Background: an optimization exercise with open tools, aiming at small area, a short achievable clock period and few clock cycles. Do not read the settings as production practice. In this exercise RTL edits were held to simulation tests only and were not proved equivalent to the original. The series may have gaps, and a smaller design here may also do less where the tests do not look.

Fig. 1: run 1, routed metal per tile
(1 px per um) The die is cut into 33 by 33 equal tiles; black is low, pale yellow is high, scaled to the fullest tile. Values are wire area over tile area, all layers added.
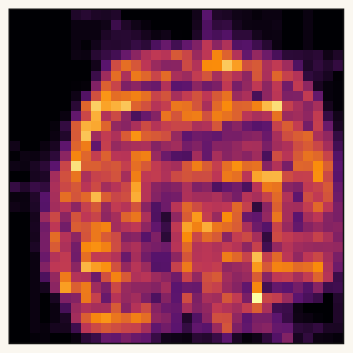
Fig. 2: run 1, metal 1
(1.5 px per um)
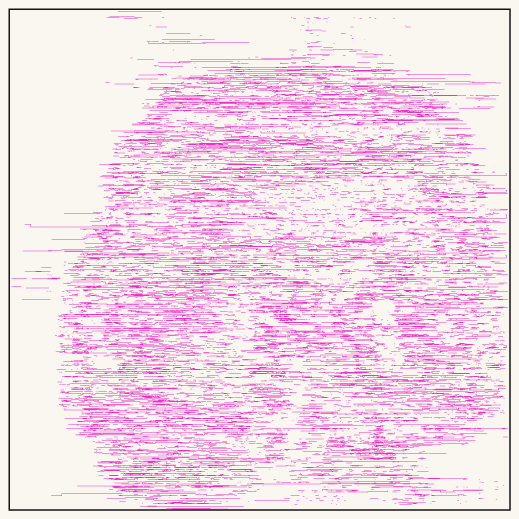
Fig. 3: run 1, met2 routing
(1.5 px per um) Cells faint in the background.
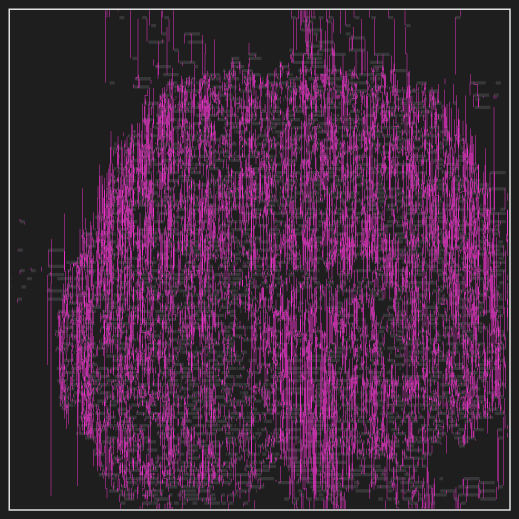
`flow/config.mk`:
```
export PLATFORM = sky130hd
export DESIGN_NAME = mul_unit
export DESIGN_NICKNAME = mul_unit
export VERILOG_FILES = /design/flow/design.v
export SDC_FILE = /design/flow/constraint.sdc
export NUM_CORES = 4
export LEC_CHECK = 0
export CAP_MARGIN = 20
export CORE_MARGIN = 2
export CORE_UTILIZATION = 40
export SLEW_MARGIN = 20
```
`flow/constraint.sdc`:
```
create_clock -name core_clock -period 10.0 [get_ports {clk}]
set_input_delay 2.0000 -clock core_clock [delete_from_list [all_inputs] [get_ports {clk}]]
set_output_delay 2.0000 -clock core_clock [all_outputs]
set_load 0.01 [all_outputs]
```
`flow/design.v`:
```
module mul_unit
    (
        input logic clk,
        input logic rst,
        input logic [1:0] issue_fn3,
        input logic [31:0] rs1,
        input logic [31:0] rs2,
        input logic issue_new_request,
        input logic [3:0] issue_id,
        output logic issue_ready,
        input logic wb_ack,
        output logic wb_done,
        output logic [3:0] wb_id,
        output logic [31:0] wb_rd
    );
    logic signed [63:0] result;
    logic mulh_0;
    logic mulh_1;
    logic valid_0;
    logic valid_1;
    logic [3:0] id_0;
    logic [3:0] id_1;
    logic rs1_is_signed, rs2_is_signed, is_mulhx;
    logic signed [32:0] rs1_ext, rs2_ext;
    logic signed [32:0] rs1_r, rs2_r;
    logic stage1_advance;
    logic stage2_advance;
    assign rs1_is_signed = (issue_fn3 == 2'b01) | (issue_fn3 == 2'b10);
    assign rs2_is_signed = (issue_fn3 == 2'b01);
    assign is_mulhx = (issue_fn3 != 2'b00);
    assign rs1_ext = signed'({rs1_is_signed & rs1[31], rs1});
    assign rs2_ext = signed'({rs2_is_signed & rs2[31], rs2});
    assign issue_ready = stage1_advance;
    assign stage1_advance = ~valid_0 | stage2_advance;
    assign stage2_advance = ~valid_1 | wb_ack;
    always_ff @ (posedge clk) begin
        if (stage1_advance) begin
            rs1_r <= rs1_ext;
            rs2_r <= rs2_ext;
        end
        if (stage2_advance) begin
            result <= 64'(rs1_r * rs2_r);
        end
    end
    always_ff @ (posedge clk) begin
        if (stage1_advance) begin
            mulh_0 <= is_mulhx;
            id_0 <= issue_id;
        end
        if (stage2_advance) begin
            mulh_1 <= mulh_0;
            id_1 <= id_0;
        end
    end
    always_ff @ (posedge clk) begin
        if (rst) begin
            valid_0 <= 0;
            valid_1 <= 0;
        end
        else begin
            valid_0 <= stage1_advance ? issue_new_request : valid_0;
            valid_1 <= stage2_advance ? valid_0 : valid_1;
        end
    end
    assign wb_rd = mulh_1 ? result[63:32] : result[31:0];
    assign wb_done = valid_1;
    assign wb_id = id_1;
endmodule
```
`flow/run.sh`:
```
#!/bin/bash
# synth_recipe.tcl (not shown) runs the flow's synth.tcl, then flattens the netlist and writes it again
# the make line also repeats each setting of config.mk as NAME=value (left out here)
make -C /OpenROAD-flow-scripts/flow DESIGN_CONFIG=/design/flow/config.mk WORK_HOME=/design/flow/orfs CLKGATE_MAP_FILE= SYNTH_SCRIPT=/design/flow/synth_recipe.tcl finish
```
==> results.txt, run 1 <==
outcome complete, no violations; Area Overhead vs Synth 7.41%; Synth warnings 1; Primary FF master, synth edfxtp_1; Seq/Total Area, Yosys ~10%; WHS Path Cells 0; top cells by area, synth fa_1, edfxtp_1, inv_1; Top delay family on crit path adder cells; asr flop ratio synth 0%; DRT iter0 DRCs roughly 1300; Skew-Pair Late Insertion Delay approximately 520 ps; Mapped Cells between 4000 and 5000; row count 120; slew at the pin closest to its max-slew limit around 1200 ps; Worst-path clk slew 80 ps; largest net degree at the start of global routing 66; top-count cell post-synth fa_1; Synth area leader fa_1; CP Class reg2reg; HP Class reg2reg; Slew Limit Fails 0; Clock Tree Buf Depth 2; area of the die 0.111 mm^2; H-Tree Depth 4; root buffer cell clkbuf_16; CP Data Required Time roughly 10000 ps; average size of a mapped cell 9.92 um^2; worst relative slew slack approximately 22%; CTS Buf Count 17; worst clock skew roughly 30 ps; Post-synth EDFFs 140; most repeated library cell on the critical path fa_1; first-pass GRT wire length 182000 um; synth cell count leaders fa_1, inv_1, nand2_1, and2_1, ha_1; RSZ-0062 raised after global routing false; CP endpoint result[61]; Distinct cells, synth 74; Worst EP arrival around 9500 ps; Max-Cap Viols 0; syn_nets 5774; #FFs+latches synth 142; vias in the first global route roughly 32000; setup TNS 0 ps; Fmax 109 MHz; slowest stage delay, CP 1000 ps; Ports 112; Crit. path cell count 21; Starting Density 40.3%; Buffers on Ports ~110; Hold Path End id_1[3]; global placer's final weighted congestion 0.882; Synth top area share 52.1%; Vias per Instance around 4.9; post-synthesis cell area 0.0432 mm^2; core area about 0.11 mm^2; gr busiest metal met2; worst path cell trace nand2_1, inv_1, fa_1, fa_1, fa_1, inv_1, fa_1, inv_1, fa_1, fa_1, fa_1, fa_1, ha_1, and4_1, a221oi_2, o211ai_1, a221oi_2, o31ai_2, a31oi_4, nor4b_2, a211o_1; Clock Sinks around 140; Area after DPL 0.0458 mm^2; routed length on met3 just under 5000 um; worst r2r dst result[61]; endpoints failing hold 0; post-CTS resize count 0; crit path max-delay cell type edfxtp_1; CTS Hold Bufs 0; worst setup path start rs2_r[0]; DRC 0; Top Layer Used met4; worst r2r src rs2_r[0]; DR WL met2 roughly 58000 um; fin area 0.0464 mm^2; Die Wd roughly 330 um; Pre-Repair DR Iteration Count 7; crit-path max FO 33; flop2flop setup slack ~790 ps; Setup-failing EPs final 0; initial antenna violation count 1; layout cell share with drive strength beyond 1 3.88%; crit start category register; DIE HEIGHT 333 um; CTS tree yes; critical path buffer and inverter count 3; post-CTS setup buffer count 0; total gr overflow 0; Worst setup EP type register; Final Cycle Share between 90 and 100%; hold_sp id_0[3]; Nets between 5000 and 6000; Final HPWL DP around 96000 um; Post-DRT Antenna Nets 0; WL met1 slightly below 50000 um; R2R cell count 21; routing usage on met3 between 2 and 3%; final worst path period need approximately 9200 ps
Testbench counts for the RTL of run 1, summed over its fixed seeds: cycles 20,113.
Back to the opening pictures, Fig. 1:
mean over tiles: 0.16
fullest tile: 0.46
nearly empty tiles: 15%
tiles over half the peak: 30%
emptiest ninth of the die: top left
wire per inst: 19.5 um
GRT Util Overall: 21.3%

Back to the opening pictures, Fig. 2:
longest straight run: 71.5 um
wire length on this layer: 48.1 mm
main direction: horizontal
share of all routed wire: 43%
nets with wire on the layer: 5222
met1 Use GR: 28.4%
routed via count: 28400
DRT Wirelength: 113000 um

Back to the opening pictures, Fig. 3:
main direction: vertical
longest straight run: 142 um
wire length on this layer: 57.7 mm
share of all routed wire: 51%
met2 Use GR: 37.3%

## run 1: area by class of cell
class / count / area [um^2]
clock buffers: 17 / 425
repair buffers: 189 / 1730
multi-input cells: 2894 / 34000
clock inverters: 15 / 174
flip-flops and latches: 142 / 4240
diodes: 2 / 5.00
inverters: 1097 / 4120
well taps: 1403 / 1760
fillers: 10400 / 60800
## run 1: stage by stage
stage	worst slack [ps]	hold WS (ps)	cells	utilization, %
5_1_grt	255	428	5757	43.3
3_3_place_gp	934	404	5720	42.7
6_report	792	422	5759	43.3
3_5_place_dp	860	408	5723	42.7
2_1_floorplan	2010	400	4361	-
4_1_cts	787	426	5755	43.3
## run 1: logic make-up after synthesis
kind of cell	share of synthesized area (%)
adder cells (fa/ha/maj)	58.3
multiplexers	0.856
flip-flops	9.81
XOR/XNOR	1.58
AND/OR/NAND/NOR	14.7
buffers and inverters	11.6
AO/OA/AOI/OAI	3.16
## run 1: cells in the final DEF, fill, tap and decap left out, types with 3 or more instances in the layout
| cell type | instances |
|---|---|
| nand2b_1 | 12 |
| mux2_2 | 32 |
| a21o_1 | 34 |
| a221o_1 | 3 |
| and2_1 | 549 |
| buf_4 | 73 |
| inv_1 | 1096 |
| inv_6 | 5 |
| a21oi_1 | 51 |
| a211oi_1 | 5 |
| nand3_1 | 19 |
| clkbuf_16 | 17 |
| inv_8 | 3 |
| nor2b_1 | 32 |
| fa_1 | 1125 |
| nand4_1 | 14 |
| edfxtp_1 | 140 |
| o211ai_1 | 5 |
| o21ai_0 | 24 |
| nand2_1 | 555 |
| and3_1 | 8 |
| o21a_1 | 8 |
| xor2_1 | 30 |
| and4_1 | 4 |
| buf_8 | 5 |
| a221oi_2 | 3 |
| clkinv_8 | 5 |
| nor4_1 | 3 |
| xnor2_1 | 48 |
| nor2_1 | 32 |
| o21bai_1 | 10 |
| nor3_1 | 5 |
| clkdlybuf4s50_1 | 111 |
| o21ai_1 | 8 |
| a41oi_1 | 5 |
| a21o_2 | 3 |
| a31oi_1 | 6 |
| ha_1 | 214 |
## run 1: flip-flops by register name (all words and copies together), names as in the netlist
name,count
result,64
rs1_r,33
rs2_r,33
id_0,4
id_1,4
mulh_0,1
mulh_1,1
valid_0,1
valid_1,1
Fig. 4: run 1, I/O nets highlighted
(1 px per um)
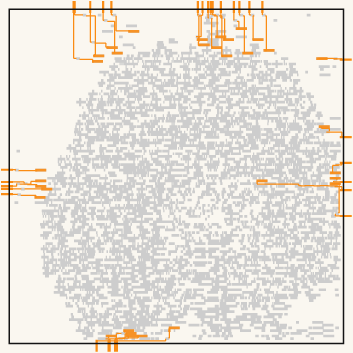

## Run 2: large edit since run 1, in outline
flow/design.v: 68 -> 1718 lines; modules unchanged: 0
  mul_unit: edited, 68 -> 1718 lines
Fig. 5: run 2, I/O nets highlighted
(1 px per um)
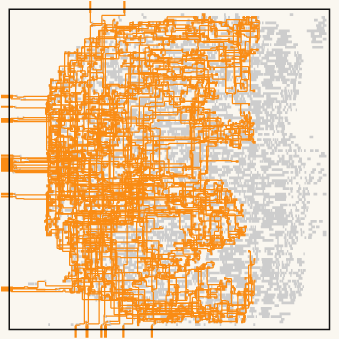
[rs1] orange | bits: 32 | direction: input | edge: 22 left, 8 bottom, 2 top | end cells: 1723 | buffers: 67 | wire: 31.5 mm
Ports: 112
Buffers on Ports: 111

Fig. 6: run 2, routed metal per tile
(1 px per um) The die is cut into 32 by 32 equal tiles; black is low, pale yellow is high, scaled to the fullest tile. Values are wire area over tile area, all layers added.
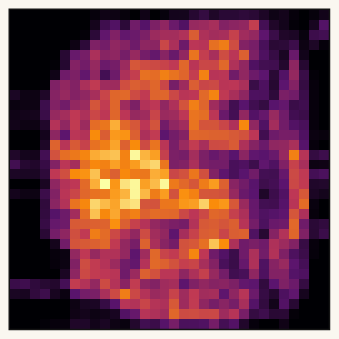
emptiest ninth of the die: top left
mean over tiles: 0.26
densest ninth of the die: middle
fullest tile: 0.77
nearly empty tiles: 16%
tiles over half the peak: 27%
GRT Util Overall: 29.4%
wire per inst: 24.2 um
routed via count: 39900
DRT Wirelength: 153000 um

==> results.txt, run 2 <==
Synth warnings 1; Slew Limit Fails 0; setup TNS 0 ps; #FFs+latches synth about 130; Area after DPL a little over 0.04 mm^2; flop2flop setup slack 7700 ps; biggest regs cut_q (127), id_r (4); # fillers 10100; slowest stage delay, CP just over 1000 ps; CP endpoint cut_q[66]; Pre-Repair DR Iteration Count 7; post-synthesis cell area ~0.040 mm^2; Synth area leader fa_1; CTS Hold Bufs 0; global placer's final weighted congestion roughly 0.95; post-CTS resize count 0; worst path cell trace clkdlybuf4s50_1, inv_1, nor2_1, buf_4, nand2_1, a21oi_1, nor2_1, a221oi_1, ha_1, fa_1, fa_1, fa_1, inv_1, fa_1, inv_1, fa_1; worst r2r src valid_r; syn_nets between 6000 and 7000; Final Cycle Share between 70% and 80%; worst relative slew slack 25.8%; average size of a mapped cell approximately 7.2 um^2; Synth top area share 23.7%; R2R cell count 2; Final HPWL DP 112000 um; RSZ-0062 raised after global routing false; most common cell after layout, fill and taps aside nand2_1; Post-synth EDFFs 132; Worst setup EP type register; Area Overhead vs Synth 3.51%; root buffer cell clkbuf_16; max FFs per register about 130; Setup-failing EPs final 0; fin area slightly above 0.04 mm^2; Hold Slack around 1100 ps; Skew-Pair Late Insertion Delay roughly 440 ps; total gr overflow 0; row count 115; first-pass GRT wire length between 200000 and 250000 um; crit start category input port; Worst EP arrival roughly 7400 ps; Primary FF master, synth edfxtp_1; endpoints failing hold 0; Crit. path cell count 16; Max-Cap Viols 0; DRT iter0 DRCs about 6500; worst r2r dst cut_q[9]; Setup WS post-layout approximately 2700 ps; DIE HEIGHT 319 um; post-CTS setup buffer count 0; CP Class in2reg; asr flop ratio synth 0%; HP Class reg2reg; Seq/Total Area, Yosys approximately a tenth; Clock Tree Buf Depth 2; worst clock skew between 9 and 10 ps; Vias per Instance 6.29; crit-path max FO 23; Starting Density ~40%; synth cell count leaders nand2_1, a21oi_1, inv_1, clkbuf_1, fa_1; outcome complete, no violations; H-Tree Depth 4; Top delay family on crit path adder cells; CP Data Required Time about 10000 ps; placed cells 6306; largest net degree at the start of global routing between 100 and 150; most frequent cells in the layout nand2_1, a21oi_1, inv_1; Distinct cells, synth just under 70; most repeated library cell on the critical path fa_1; Nets between 5000 and 6000; top cells by area, synth fa_1, edfxtp_1, a21oi_1
Testbench counts for the RTL of run 2, summed over its fixed seeds: cycles 16,008.
Fig. 7: run 2, met2 routing
(1.5 px per um) Cells faint in the background.
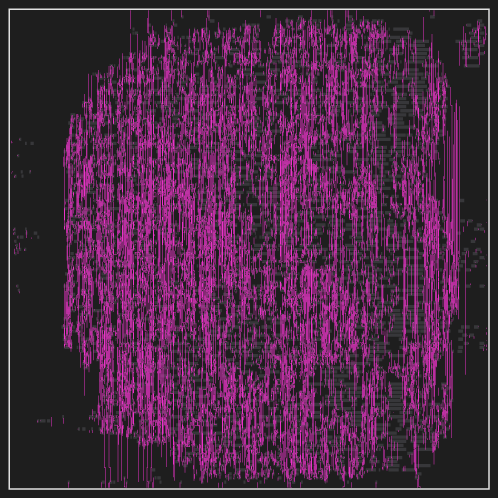
wire length on this layer: 63.6 mm
nets with wire on the layer: 4195
met2 Use GR: 42.3%

Fig. 8: run 2, worst path highlighted
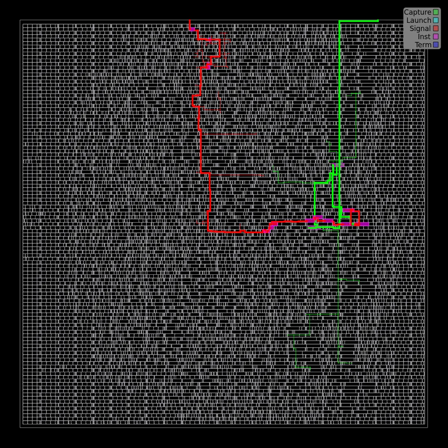
Core Util, Final: 41.7%
final worst path period need: 7270 ps
fin cells: 6343

==> run 2: changes by cell type after synthesis, sizes merged, moves of 193 or more <==
cell,change
nor2,+371
fa,-656
o22ai,+246
nand2,+193
clkbuf,+333
a21oi,+526
inv,-544
o21ai,+301
and2,-512
==> run 2: area by class of cell <==
cell class                 count  area [um^2]  area share (%)
sequential                   133         3980            9.71
timing repair buffer         222         1680            4.10
antenna                        4         10.0          0.0244
inverter                     556         2090            5.09
multi-input combinational   4109        31000            75.7
clock inverter                13          171           0.418
clock buffer                  19          433            1.06
tap                         1287         1610            3.93
==> run 2: how the worst min path moves through the flow <==
stage	to	start	depth (start not counted)	slack, ps
finish	valid_r	valid_r	2	1140
floorplan	valid_r	rst	1	2070
CTS	valid_r	valid_r	2	1190
detailed placement	valid_r	valid_r	2	1180
global placement	valid_r	valid_r	2	1190
global route	id_r[2]	valid_r	1	1270
==> run 2: layer usage <==
layer  share of wire (%)  vias to the layer above  GRT usage [%]  routed length (um)
li1                    -                    18000              -                   -
met1                  43                    19400           43.5               66300
met2                  41                     2268           42.3               63600
met3                  12                      245           6.83               18500
met4                 3.3                        4           8.65                5110
met5               0.014                        -              0                  21
==> run 2: kinds of logic after synthesis <==
| kind of cell | Yosys count | share of synthesized area [%] |
|---|---|---|
| compound gates | 1844 | 29.5 |
| simple gates | 1419 | 15.0 |
| mux | 10 | 0.259 |
| buf+inv | 1238 | 11.8 |
| xor+xnor | 91 | 2.01 |
| flops | 133 | 10.1 |
| fa+ha+maj | 745 | 31.4 |
==> run 2: tightest hold or removal path, delay by kind of cell, from the launching register on <==
family             cells  cell delay, ps
and+or+nand+nor        1             610
DFF                    1             330
AOI/OAI and AO/OA      1             140

[what the ideal ports hide]
In the flow no input, the clock included, has a driving cell. The finished layouts below were timed again as built, in two steps. Step 1: set_driving_cell puts a clkbuf_16 on clk and a buf_2 on each other input, an assumption about the parent block. Step 2, shift: input delay + t, output delay - t, t = (earliest + latest rising clock arrival at the registers) / 2. This alone moves slack from input paths to output paths. Three values: ideal ports, drivers, drivers and shift; two values: the first two.
run	t (ns)	setup WS [ns]	hold WS [ns]	slew at the worst register clock pin (ns)	worst data-port slew with drivers (ns)
run 1	0.575	0.792 / 0.792 / 0.792	0.422 / 0.422 / 0.422	0.10 / 0.10	0.06
run 2	0.493	2.733 / 2.766 / 2.273	1.139 / 1.139 / 1.139	0.07 / 0.07	0.10
After both steps setup and hold are still met in every run listed. The setup slack of run 2, which loses most, moves by +0.033 ns with the drivers and by -0.460 ns with both steps.
